Source: an optimization exercise on an open RTL-to-GDS flow (aim: small area). Production flows keep margins and buffers that such runs may drop.
RTL that was checked went through simulation tests only; none was proved equivalent to the original.
The series may have gaps, and a smaller design here may also do less where the tests do not look.
For run 2, only the layout was checked, not whether the RTL still works.

==> flow/design.v, too long to show whole: its modules and the start of the top module <==
// module ALU: 9 lines
// module MUX_ALUSrc: 14 lines
// module MUX_MemtoReg: 14 lines
// module MUX_RegDst: 14 lines
// module sign_extend: 5 lines
// module display: 26 lines
// module register_file: 1947 lines
// module ao3n: 3 lines
// module ao2n: 3 lines
// module ao1n: 3 lines
// module nand2m: 3 lines
// module nand3m: 3 lines
// module nand4m: 3 lines
// module nor2m: 3 lines
// module nor3m: 3 lines
// module nor4m: 3 lines
// module or2m: 3 lines
// module or3m: 3 lines
// module or4m: 3 lines
// module invm: 3 lines
// module bufm: 3 lines
// module word_ff: 3 lines
// module word_next: 3 lines
// module data_memory: 2106 lines
// module mips_datapath: 36 lines
module mips_datapath(input  logic        clk,
                     input  logic        reset,        
                     input  logic [31:0] instr,
                     input  logic        RegWrite,
                     input  logic        MemWrite,
                     input  logic        RegDst,
                     input  logic        ALUSrc,
                     input  logic        MemtoReg,
                     input  logic [2:0]  ALUControl,
                     output logic [31:0] ALUResult,
                     output logic [31:0] WriteData,
                     output logic [31:0] ReadData,
                     output logic [31:0] rf_probe,
                     output logic [31:0] mem_probe,
                     output logic [6:0]  segments
                     );
  // ...
==> flow/run.sh <==
#!/bin/bash
# synth_recipe.tcl (not shown) runs the flow's synth.tcl, then flattens the netlist and writes it again
# the make line also repeats each setting of config.mk as NAME=value (left out here)
make -C /OpenROAD-flow-scripts/flow DESIGN_CONFIG=/design/flow/config.mk WORK_HOME=/design/flow/orfs CLKGATE_MAP_FILE= SYNTH_SCRIPT=/design/flow/synth_recipe.tcl finish
==> flow/config.mk <==
export PLATFORM = sky130hd
export DESIGN_NAME = mips_datapath
export DESIGN_NICKNAME = mips_datapath
export VERILOG_FILES = /design/flow/design.v
export SDC_FILE = /design/flow/constraint.sdc
export NUM_CORES = 8
export LEC_CHECK = 0
export CAP_MARGIN = 20
export CORE_MARGIN = 2
export CORE_UTILIZATION = 60
export SETUP_SLACK_MARGIN = 0.1
export SLEW_MARGIN = 20
export SYNTH_HIERARCHICAL = 1
export SYNTH_MINIMUM_KEEP_SIZE = 0
==> flow/constraint.sdc <==
create_clock -name core_clock -period 16.0 [get_ports {clk}]
set_input_delay 3.2000 -clock core_clock [delete_from_list [all_inputs] [get_ports {clk}]]
set_output_delay 3.2000 -clock core_clock [all_outputs]
set_load 0.01 [all_outputs]
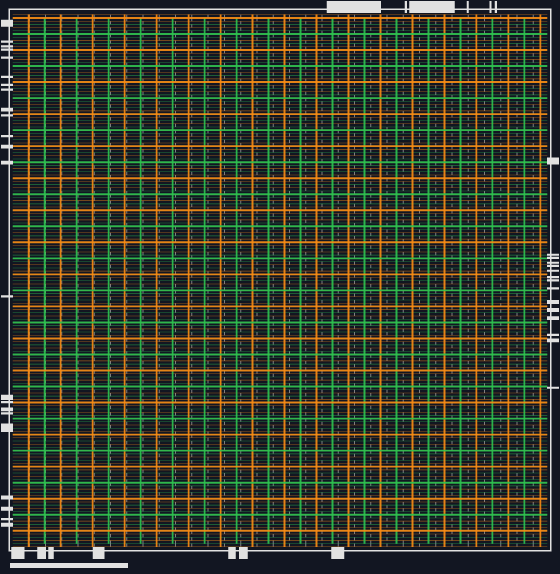
run_1/power_grid.png
Scale bar: 100 um. Pins as bars on the die edge. Tap cells in grey.
Key: VDD = green; VSS = orange
167 met1 rails follow the rows. The core has 166 rows. 33 straps on met5. 209 signal pins sit on the boundary. 33 straps on met4.

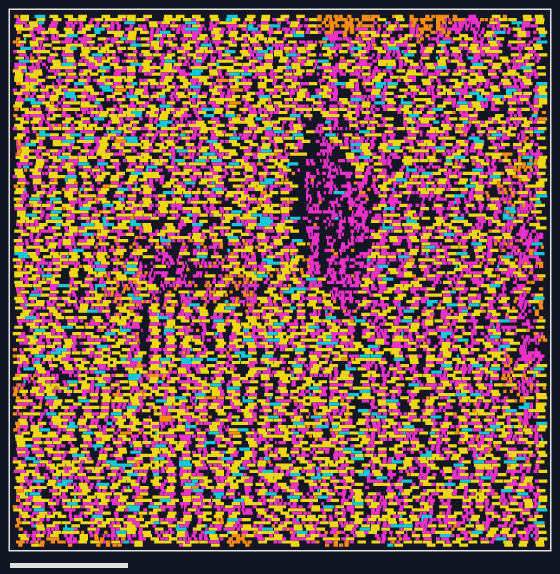
run_1/placement_by_type.png
Scale bar: 100 um.
Key: other buffers and delay cells = orange [cells 665, share of their area 4.3%]; combinational and other logic = magenta [cells 6229, share of their area 40%]; clock drivers and dummy loads = cyan [cells 574, share of their area 8.1%]; flops = yellow [cells 3168, share of their area 48%]

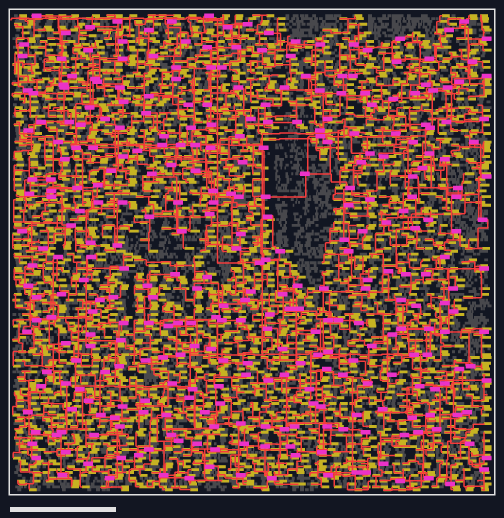
run_1/clk_routes.png
Scale bar: 100 um.
Key: flip-flops = yellow [count 3168]; clock drivers = magenta [count 333]; clock wires = red [length 35.8 mm]
Position of the flops: widely spread. There are 334 routed clock nets.

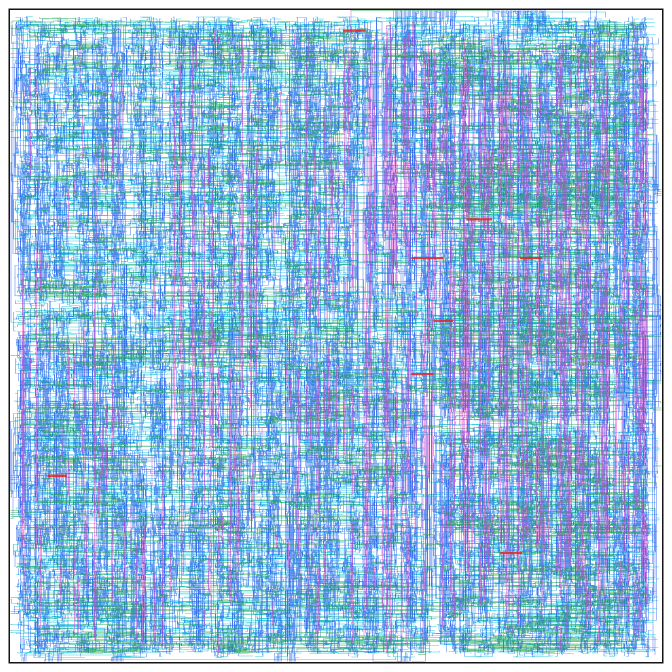
run_1/wires.png
Key: metal 1 = cyan [wire length 182 mm]; metal 3 = green [wire length 70.5 mm]; metal 2 = blue [wire length 215 mm]; metal 5 = red [wire length 116 um]; metal 4 = magenta [wire length 48.8 mm]
WL final: 516000 um
WL/cell: 38.7 um

==> summary.txt, run 1 <==
Worst setup path
  – Buf/Inv on CP: 5
  – CP dominant cell by count: buf_4
  – Cell count along the critical path: 24
  – CP peak stage delay: 0.83 ns
  – FF-to-FF path depth: 24
  – Crit-path slowest cell: nor3_2
  – CP arrival: 12.59 ns
  – Startpoint class of the critical path: primary input
  – CP Capture Type: output port
  – CP Max Fanout: 19
  – Reg2Reg Setup Slack: 6.04 ns
  – Worst endpoint required time: 12.80 ns
  – Crit-path leading delay family: simple AND/OR/NAND/NOR gates
  – CP cell instances: clkdlybuf4s50_1, and3b_1, and3_1, a222oi_1, nand4_1, or3_4, mux2_4, xor2_1, ha_1, a21o_1, a31o_2, xnor2_1, nor2_2, buf_4, nor2b_1, buf_4, and3_1, buf_4, a222oi_1, nand4_1, nor3_2, nand2_1, and2_1, clkdlybuf4s50_1
  – Critical path class: in -> out

Floorplan
  – Initial Utilization: 0.605
  – Die Area: 210000 sq um
  – Die W: 458 um
  – IO Count: 209
  – Die H: 458 um
  – Core Box Area: 205000 sq um
  – # rows: 166

STA
  – Final Setup Violations: 0
  – Worst clock skew: 0.0587 ns
  – Worst-Margin Slew: 1.27 ns
  – TNS Setup: 0 ns
  – Peak Freq: 63.3 MHz
  – Fin crit period: 15.79 ns
  – Slew Limit Fails: 0
  – Final-report hold violation count: 0
  – Final period util: 0.987
  – RSZ-0062 raised after global routing: no
  – Rel. slew slack: 0.153

Clock tree
  – CTS tree: done
  – Worst-Skew Late Latency: 0.98 ns
  – CTS H-tree lvls: 5
  – Clk buf depth: 4
  – Cts repair resizes: 0
  – Clk root buf: clkbuf_16
  – Post-CTS setup buffer count: 0
  – Hold buffers post-CTS: 0
  – Num Clock Sinks: 3168
  – Inserted Clock Buffers: 333
  – Clock slew at reported path FFs: 0.06 ns

Yosys
  – Synth area leader: dfxtp_1
  – Post-synthesis mux area share: 0.0110
  – Post-Synth Adder-Cell Area: 0.00441
  – Main flop type after synthesis: dfxtp_1
  – Post-synth top cells: dfxtp_1 (3072), a22o_1 (2887), a222oi_1 (1322)
  – Synth async-reset ratio: 0.0303
  – Synth Cell Area: 124000 sq um
  – Syn nets: 10200
  – Ys Warns: 17
  – Yosys cell types: 89
  – Compound-Gate Fraction of Synth Area: 0.342
  – EDFF count, synth: 0
  – Ranking of synthesized cells by area: dfxtp_1 (50%), a22o_1 (20%), a222oi_1 (11%), buf_6 (5.3%), dfrtp_1 (1.9%)
  – Synth Register Bits: 3168
  – Post-Synth Simple-Gate Area: 0.0602
  – Synth top area share: 0.497
  – Syn Inst Count: 10100
  – Largest family of logic cells by synthesized area: compound AO/OA/AOI/OAI gates
  – Avg Inst Size Synth: 12.3 sq um
  – Sequential share of the synthesized area: 0.516
  – Xor-xnor portion of the synthesized cell area: 0.00403
  – Most numerous cell in the Yosys netlist: dfxtp_1

Global routing
  – Number of global-route vias before repair: 102000
  – First-pass GRT wire length: 731000 um
  – Gr ovfl total: 0
  – Largest net degree at the start of global routing: 66
  – Tot GR Track Use: 0.464
  – Initial antenna violation count: 37

Place
  – DP Wirelength: 320000 um
  – GPL Wtd Cong: 1.03
  – I/O Buffers: 202

Run status
  – Status: no timing/DRC/antenna violations

Min path
  – Hold Crit Class: reg -> reg
  – Hold Path Depth: 1

Cells and area
  – Reg area: 63900 sq um
  – Fillcell total: 15300
  – Nets: 10500
  – Share of layout cells above drive strength 1: 0.139
  – Synth-to-layout area growth: 10.5%
  – Area occupied by multi-input gates: 52500 sq um
  – Final core area utilization: 0.668
  – Max FFs per register: 64

Drt
  – DR pass1 iterations: 17
  – Post-DRT Antenna Nets: 0
  – DR DRC count: 0
  – Routed vias: 109000
  – Vias per cell: 8.16
  – Drt initial violations: 25600

Run
  – Max-cap viol count: 0
## run 1: worst reg2reg max path: stages (launching register included)
cell	delay, ns
dfrtp_1	0.43
and3_1	0.24
buf_4	0.31
a222oi_1	0.78
nand4_1	0.53
or3_4	0.61
mux2_4	0.29
xor2_1	0.17
ha_1	0.36
a21oi_1	0.24
a211oi_2	0.14
o31ai_2	0.35
a31oi_2	0.22
nor4_1	0.41
a2111oi_2	0.09
buf_4	0.22
nor4_1	0.74
nand4_1	0.44
nor2_2	0.28
buf_12	0.24
and3_1	0.77
nand2_1	0.65
inv_1	0.80
buf_4	0.40
a22o_1	0.21
## run 1: layout make-up
| type | instances | share of cell area |
|---|---|---|
| clock buffers | 484 | 0.0717 |
| diodes | 30 | 0.000549 |
| flip-flops and latches | 3168 | 0.467 |
| repair buffers | 665 | 0.0420 |
| clock inverters | 90 | 0.00748 |
| inverters | 118 | 0.00324 |
| multi-input cells | 6111 | 0.383 |
| well taps | 2688 | 0.0246 |
## run 1: routing by layer
| metal | vias to the layer above | track usage | part of all wire |
|---|---|---|---|
| li1 | 43700 | - | - |
| met1 | 53700 | 0.576 | 0.35 |
| met2 | 9591 | 0.669 | 0.42 |
| met3 | 2062 | 0.139 | 0.14 |
| met4 | 16 | 0.373 | 0.095 |
| met5 | - | 0.000459 | 0.00022 |
## run 1: through the flow
step                cells  hold slack, ns  setup slack, ns  instance area, sq um
finish              13400           0.469            0.205                137000
floorplan           10100           0.428             2.64                124000
global route        13300           0.476            0.248                137000
global placement    12700           0.450            0.720                126000
detailed placement  12700           0.451            0.736                126000
CTS                 13300           0.472            0.709                137000
## run 1: placed cells by master (no fill, tap or decap), types with 16 or more instances in the layout
cell	count
bufinv_16	20
clkinv_2	55
a22oi_2	61
inv_1	101
a21oi_1	45
a22o_2	192
diode_2	30
or3_4	32
mux2i_1	17
buf_4	448
a222oi_1	1322
clkdlybuf4s50_1	198
xor2_1	41
mux2_4	63
dfrtp_1	95
nand2_1	201
nand3_1	156
a22o_1	2887
or3_1	37
o21ai_0	23
nor3_2	66
and3_1	121
ha_1	42
clkbuf_8	72
clkbuf_16	342
nor3_1	22
xnor2_1	16
mux2_2	19
nand2b_1	103
and2_1	102
nor2_1	68
clkbuf_1	70
nor4_1	20
nand4_1	266
dfxtp_1	3072
==> run 2: a larger rewrite; changed files in full <==
==> flow/design.v <==
module ALU (input logic [31:0] SrcA,
				input logic [31:0] SrcB,
				input logic [2:0] ALUControl,
				output logic [31:0] ALUResult
				);
always_comb
	begin
		case (ALUControl)
			3'b010: ALUResult = SrcA + SrcB;
			3'b110: ALUResult = SrcA - SrcB;
			default: ALUResult = 0;
		endcase
	end				
endmodule
module MUX_ALUSrc(input logic ALUSrc,
						input logic[31:0] RD,
						input logic[31:0] Signimm,
						output logic[31:0] SrcB
						);
always_comb
	begin
		case(ALUSrc)
			0: SrcB = Signimm;
			1: SrcB = RD;
			default: SrcB = Signimm;
		endcase
	end						
endmodule
module MUX_MemtoReg(input logic MemtoReg,
						  input logic[31:0] ALUResult,
						  input logic[31:0] RD,					 
						  output logic[31:0] MemtoReg_out
						  );
always_comb
	begin
		case(MemtoReg)
			0: MemtoReg_out = RD;
			1: MemtoReg_out = ALUResult;
			default: MemtoReg_out = RD;
		endcase
	end
endmodule
module MUX_RegDst(input logic RegDst,
						input logic[20:16] instructionOne,
						input logic[15:11] instructionTwo,
						output logic[4:0] WriteReg
						);
always_comb
	begin
		case(RegDst)
			0: WriteReg = instructionTwo;
			1: WriteReg = instructionOne;
			default: WriteReg = instructionTwo;
		endcase
	end
endmodule
module sign_extend(input logic[15:0] Imm,
						 output logic[31:0] Signimm
						 );
assign Signimm = {{16{Imm[15]}}, Imm};
endmodule
module display(input logic [31:0] data_in,
					output logic [6:0] segments
					);
always_comb
	begin
		case(data_in)
			0: segments = 7'b1000000;  
			1: segments = 7'b1111001;  
			2: segments = 7'b0100100;  
			3: segments = 7'b0110000;  
			4: segments = 7'b0011001;  
			5: segments = 7'b0010010;  
			6: segments = 7'b0000010;  
			7: segments = 7'b1111000;  
			8: segments = 7'b0000000;  
			9: segments = 7'b0011000;  
			10: segments = 7'b0001000;  
			11: segments = 7'b0000011;  
			12: segments = 7'b0100111;  
			13: segments = 7'b0100001;  
			14: segments = 7'b0000110;  
			15: segments = 7'b0001110;  
			default: segments = 7'b1111111;  
		endcase
	end
endmodule
module register_file(input logic clk, rst,
							input logic [4:0] A1, A2, A3,		 
							input logic [31:0] WD3,				 
							input logic WE3,						 
							output logic [31:0] RD1,			 
							output logic [31:0] RD2,			 
							output logic [31:0] prode			 
							);
logic [31:0] rf_regs [31:0];
assign prode = rf_regs[1];
assign RD1 = rf_regs[A1];
assign RD2 = rf_regs[A2];
always_ff@ (posedge clk or negedge rst)
begin
	if (!rst) begin
		for (int i = 0; i < 32; i++) begin
			rf_regs[i] <= i;
		end
	end
	else begin
		if (WE3) rf_regs[A3] <= WD3;
	end
end
endmodule
module data_memory(input logic clk, reset,
						 input logic[31:0] A,		 
						 input logic[31:0] WD,		 
						 input logic WE,				 
						 output logic[31:0] RD,
						 output logic[31:0] prode	 
						 );	 
logic[31:0] memory[63:0];
assign prode = memory[1];
assign RD = (A < 32'd64) ? memory[A[5:0]] : 32'd0;
always_ff @ (posedge clk or negedge reset)
	begin
		if (!reset) begin
			for (int i = 0; i < 64; i++) begin
				memory[i] <= i;
			end
		end
		else begin
			if (WE && A < 32'd64) memory[A[5:0]] <= WD;
		end
	end
endmodule
module mips_datapath(input  logic        clk,
                     input  logic        reset,        
                     input  logic [31:0] instr,
                     input  logic        RegWrite,
                     input  logic        MemWrite,
                     input  logic        RegDst,
                     input  logic        ALUSrc,
                     input  logic        MemtoReg,
                     input  logic [2:0]  ALUControl,
                     output logic [31:0] ALUResult,
                     output logic [31:0] WriteData,
                     output logic [31:0] ReadData,
                     output logic [31:0] rf_probe,
                     output logic [31:0] mem_probe,
                     output logic [6:0]  segments
                     );
logic [4:0]  WriteReg;
logic [31:0] SrcA, SrcB, Signimm, Result;
MUX_RegDst u_regdst(.RegDst(RegDst),
                    .instructionOne(instr[20:16]),
                    .instructionTwo(instr[15:11]),
                    .WriteReg(WriteReg));
register_file u_rf(.clk(clk), .rst(reset),
                   .A1(instr[25:21]), .A2(instr[20:16]), .A3(WriteReg),
                   .WD3(Result), .WE3(RegWrite),
                   .RD1(SrcA), .RD2(WriteData), .prode(rf_probe));
sign_extend u_se(.Imm(instr[15:0]), .Signimm(Signimm));
MUX_ALUSrc u_alusrc(.ALUSrc(ALUSrc), .RD(WriteData), .Signimm(Signimm), .SrcB(SrcB));
ALU u_alu(.SrcA(SrcA), .SrcB(SrcB), .ALUControl(ALUControl), .ALUResult(ALUResult));
data_memory u_dmem(.clk(clk), .reset(reset),
                   .A(ALUResult), .WD(WriteData), .WE(MemWrite),
                   .RD(ReadData), .prode(mem_probe));
MUX_MemtoReg u_memtoreg(.MemtoReg(MemtoReg), .ALUResult(ALUResult), .RD(ReadData),
                        .MemtoReg_out(Result));
display u_display(.data_in(rf_probe), .segments(segments));
endmodule
==> flow/config.mk <==
export PLATFORM = sky130hd
export DESIGN_NAME = mips_datapath
export DESIGN_NICKNAME = mips_datapath
export VERILOG_FILES = /design/flow/design.v
export SDC_FILE = /design/flow/constraint.sdc
export NUM_CORES = 8
export LEC_CHECK = 0
export CAP_MARGIN = 20
export CORE_MARGIN = 2
export CORE_UTILIZATION = 35
export SETUP_SLACK_MARGIN = 0.3
export SLEW_MARGIN = 20
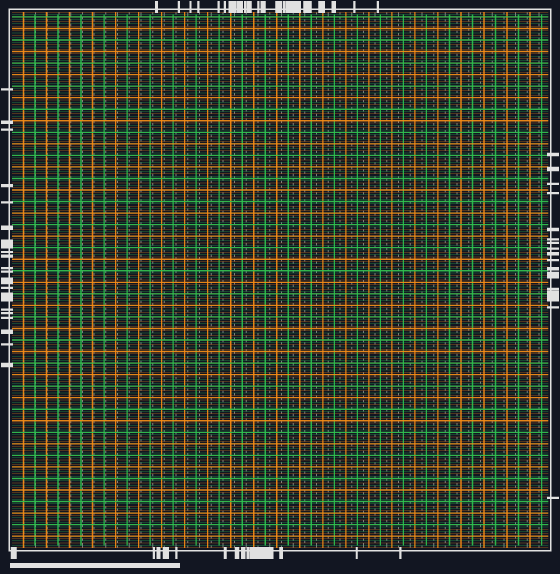
run_2/power_grid.png
Scale bar: 200 um. Pins as bars on the die edge. Tap cells in grey.
Key: VDD = green; VSS = orange
The core has 232 rows. 46 straps on met5. 5265 tap cells. 46 straps on met4.

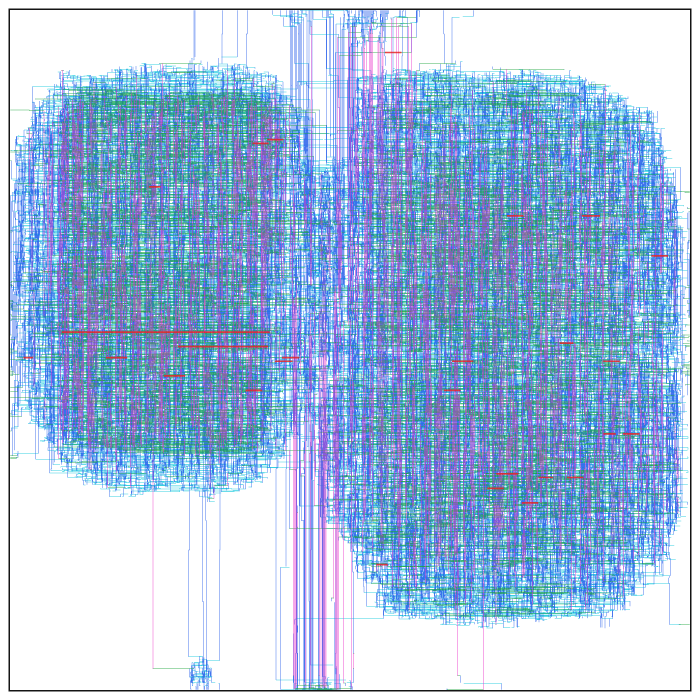
run_2/wires.png
Key: metal 2 = blue [wire length 314 mm]; metal 3 = green [wire length 124 mm]; metal 1 = cyan [wire length 267 mm]; metal 4 = magenta [wire length 82.5 mm]; metal 5 = red [wire length 620 um]
Tot GR Track Use: 0.376
WL final: 788000 um
routed vias: 137000
WL/cell: 39.2 um

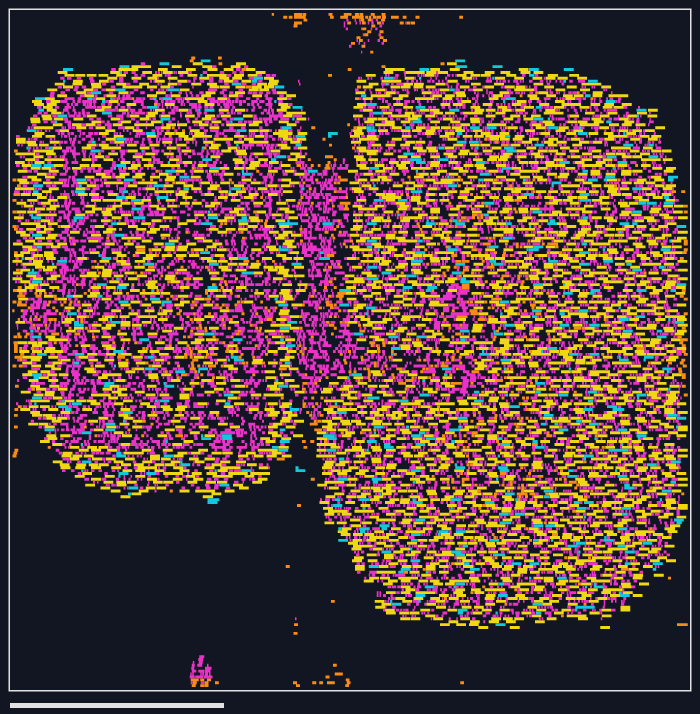
run_2/placement_by_type.png
Scale bar: 200 um.
Key: flops = yellow [cells 3072, share of their area 49%]; other buffers and delay cells = orange [cells 1023, share of their area 5.6%]; clock drivers and dummy loads = cyan [cells 609, share of their area 7.0%]; combinational and other logic = magenta [cells 10051, share of their area 38%]

==> run 2 against run 1 <==
Worst setup slack got worse by 0.075 ns. Critical path depth is 2 higher. Clock skew grew 0.037 ns. Synthesized area is 13% higher. Die area grew 93%. Utilization decreased by 26 points. Critical endpoint is now ReadData[18]. Highest routed layer unchanged.
==> summary.txt, run 2 <==
Run status
  – Status: no timing/DRC/antenna violations

Yosys
  – Synth Register Bits: 3072
  – Synth async-reset ratio: 1.00
  – Synth area leader: dfrtp_1
  – Post-synth top cells: dfrtp_1 (2800), nand2_1 (2310), o21ai_0 (2098)
  – Most numerous cell in the Yosys netlist: dfrtp_1
  – Yosys cell types: 93
  – Synth Cell Area: 140000 sq um
  – EDFF count, synth: 0
  – Ys Warns: 9
  – Syn nets: 14600
  – Avg Inst Size Synth: 9.61 sq um
  – Post-Synth Adder-Cell Area: 0.00345
  – Sequential share of the synthesized area: 0.551
  – Synth top area share: 0.500
  – Largest family of logic cells by synthesized area: compound AO/OA/AOI/OAI gates
  – Main flop type after synthesis: dfrtp_1
  – Xor-xnor portion of the synthesized cell area: 0.00293
  – Compound-Gate Fraction of Synth Area: 0.235
  – Post-synthesis mux area share: 0.0298
  – Post-Synth Simple-Gate Area: 0.134
  – Syn Inst Count: 14600
  – Ranking of synthesized cells by area: dfrtp_1 (50%), o21ai_0 (7.5%), nand2_1 (6.2%), a22oi_1 (5.3%), dfstp_2 (5.1%)

Cells and area
  – Final core area utilization: 0.409
  – Fillcell total: 39300
  – Synth-to-layout area growth: 16.4%
  – Area occupied by multi-input gates: 59100 sq um
  – Most frequent cells in the layout: dfrtp_1 (2800), nand2_1 (2287), o21ai_0 (2097)
  – Nets: 14600
  – Final std cell area, no fill: 163000 sq um
  – Share of layout cells above drive strength 1: 0.157
  – Most common cell after layout, fill and taps aside: dfrtp_1
  – Reg area: 77200 sq um
  – Max FFs per register: 2048

Clock tree
  – Inserted Clock Buffers: 329
  – Clock slew at reported path FFs: 0.06 ns
  – CTS tree: done
  – CTS H-tree lvls: 5
  – Worst-Skew Late Latency: 1.03 ns
  – Clk root buf: clkbuf_16
  – Num Clock Sinks: 3072
  – Clk buf depth: 4

Worst setup path
  – CP dominant cell by count: buf_4
  – Critical path class: in -> out
  – Crit-path leading delay family: buffers and inverters
  – Cell count along the critical path: 26
  – FF-to-FF path depth: 29
  – Buf/Inv on CP: 9
  – Worst endpoint required time: 12.80 ns
  – CP Max Fanout: 65
  – Reg2Reg Setup Slack: 5.91 ns
  – Crit-path slowest cell: buf_4
  – CP Capture Type: output port
  – Startpoint class of the critical path: primary input
  – CP peak stage delay: 0.73 ns
  – CP arrival: 12.67 ns

Floorplan
  – Die H: 636 um
  – Die W: 636 um
  – Die Area: 405000 sq um
  – # rows: 232
  – IO Count: 209
  – Core Box Area: 399000 sq um
  – Initial Utilization: 0.351

Min path
  – Hold Crit Class: reg -> reg
  – Hold Path Depth: 2

STA
  – Worst-Margin Slew: 1.31 ns
  – Final period util: 0.992
  – Peak Freq: 63.0 MHz
  – Worst clock skew: 0.0956 ns
  – Final-report hold violation count: 0
  – Final Setup Violations: 0
  – RSZ-0062 raised after global routing: no
  – Rel. slew slack: 0.123
  – Slew Limit Fails: 0
  – Fin crit period: 15.87 ns
  – Final setup slack of the worst path: 0.130 ns

Drt
  – Post-DRT Antenna Nets: 0
  – DR DRC count: 0
  – Drt initial violations: 26900
  – DR pass1 iterations: 9
  – Vias per cell: 6.81

Place
  – DP Wirelength: 493000 um
  – GPL Wtd Cong: 1.02
  – Dpl ws: -0.0243 ns
  – I/O Buffers: 202
  – DP Area: 152000 sq um

Run
  – Max-cap viol count: 0

Global routing
  – Largest net degree at the start of global routing: 182
  – Number of global-route vias before repair: 127000
  – First-pass GRT wire length: 1070000 um
  – Initial antenna violation count: 99
  – Gr ovfl total: 0
-- run 2: cell count changes in the layout (fill, tap and decap cells not counted), moves of 978 or more --
cell,delta
a22oi_1,+978
nand2_1,+2086
a222oi_1,-1284
dfxtp_1,-3072
a22o_1,-2539
dfrtp_1,+2705
o21ai_0,+2074
-- run 2: area by class of cell --
type,count,share of cell area
Inverter,55,0.00128
Sequential cell,3072,0.474
Timing Repair Buffer,1023,0.0537
Clock inverter,98,0.00657
Antenna cell,78,0.00120
Clock buffer,511,0.0607
Multi-Input combinational cell,9996,0.362
Tap cell,5265,0.0404
-- run 2: repair_timing --
action,in CTS,in global routing
setup buffers,0,4
pin swaps,0,4
resized for setup,3,17
endpoints found under the setup margin,4,32
hold buffers,0,0
-- run 2: cell families after synthesis --
| family | count (synthesis) |
|---|---|
| flops | 3072 |
| mux | 374 |
| xor+xnor | 46 |
| buf+inv | 1501 |
| fa+ha+maj | 38 |
| compound gates | 5224 |
| simple gates | 4314 |
-- run 2: stage by stage --
stage	cells	hold slack, ns	TNS, ns
finish	20100	0.477	0
global route	20000	0.492	0
CTS	20000	0.480	0
detailed placement	19400	0.470	-0.0243
global placement	19400	0.460	-0.246
floorplan	14600	0.446	0
-- run 2: tightest hold or removal path, cell delays in order, from the launching register on --
cell and delay (ns):
dfrtp_1 0.34, nand2_1 0.05, o21ai_0 0.06
-- run 2: routing by layer --
metal	up-vias	GRT usage	part of all wire
met4	54	0.309	0.10
met1	67600	0.445	0.34
met5	-	0.00473	0.00079
met3	3856	0.172	0.16
met2	12900	0.518	0.40
li1	52600	-	-

[port drivers added, routing unchanged]
No port has a modelled driver above. Below, the same layouts with a new extraction and two added sets of constraints.
Step 1 (the two cells are an assumption about what drives the block):
set clk [get_ports {clk}]
set_driving_cell -lib_cell sky130_fd_sc_hd__clkbuf_16 $clk
set_driving_cell -lib_cell sky130_fd_sc_hd__buf_2 [delete_from_list [all_inputs] $clk]
Step 2 also shifts input and output timing later by t, the mid clock arrival at the registers, as if the neighbouring blocks saw the same clock.
Slacks: no drivers / after step 1 / after step 2; pairs: no drivers / after step 1.
run | shift t [ns] | slack for setup (ns) | worst setup path at the end | latest minus earliest clock arrival (ns) | slew at the worst register clock pin (ns)
run 1 | 1.056 | 0.205 / 0.171 / 0.171 | input to output | 0.060 / 0.060 | 0.07 / 0.07
run 2 | 1.109 | 0.130 / 0.104 / 0.104 | input to output | 0.096 / 0.096 | 0.07 / 0.07
After both steps every run listed still meets setup and hold. For run 1, which loses most, drivers alone change the setup slack by -0.034 ns; drivers and shift together by -0.034 ns.
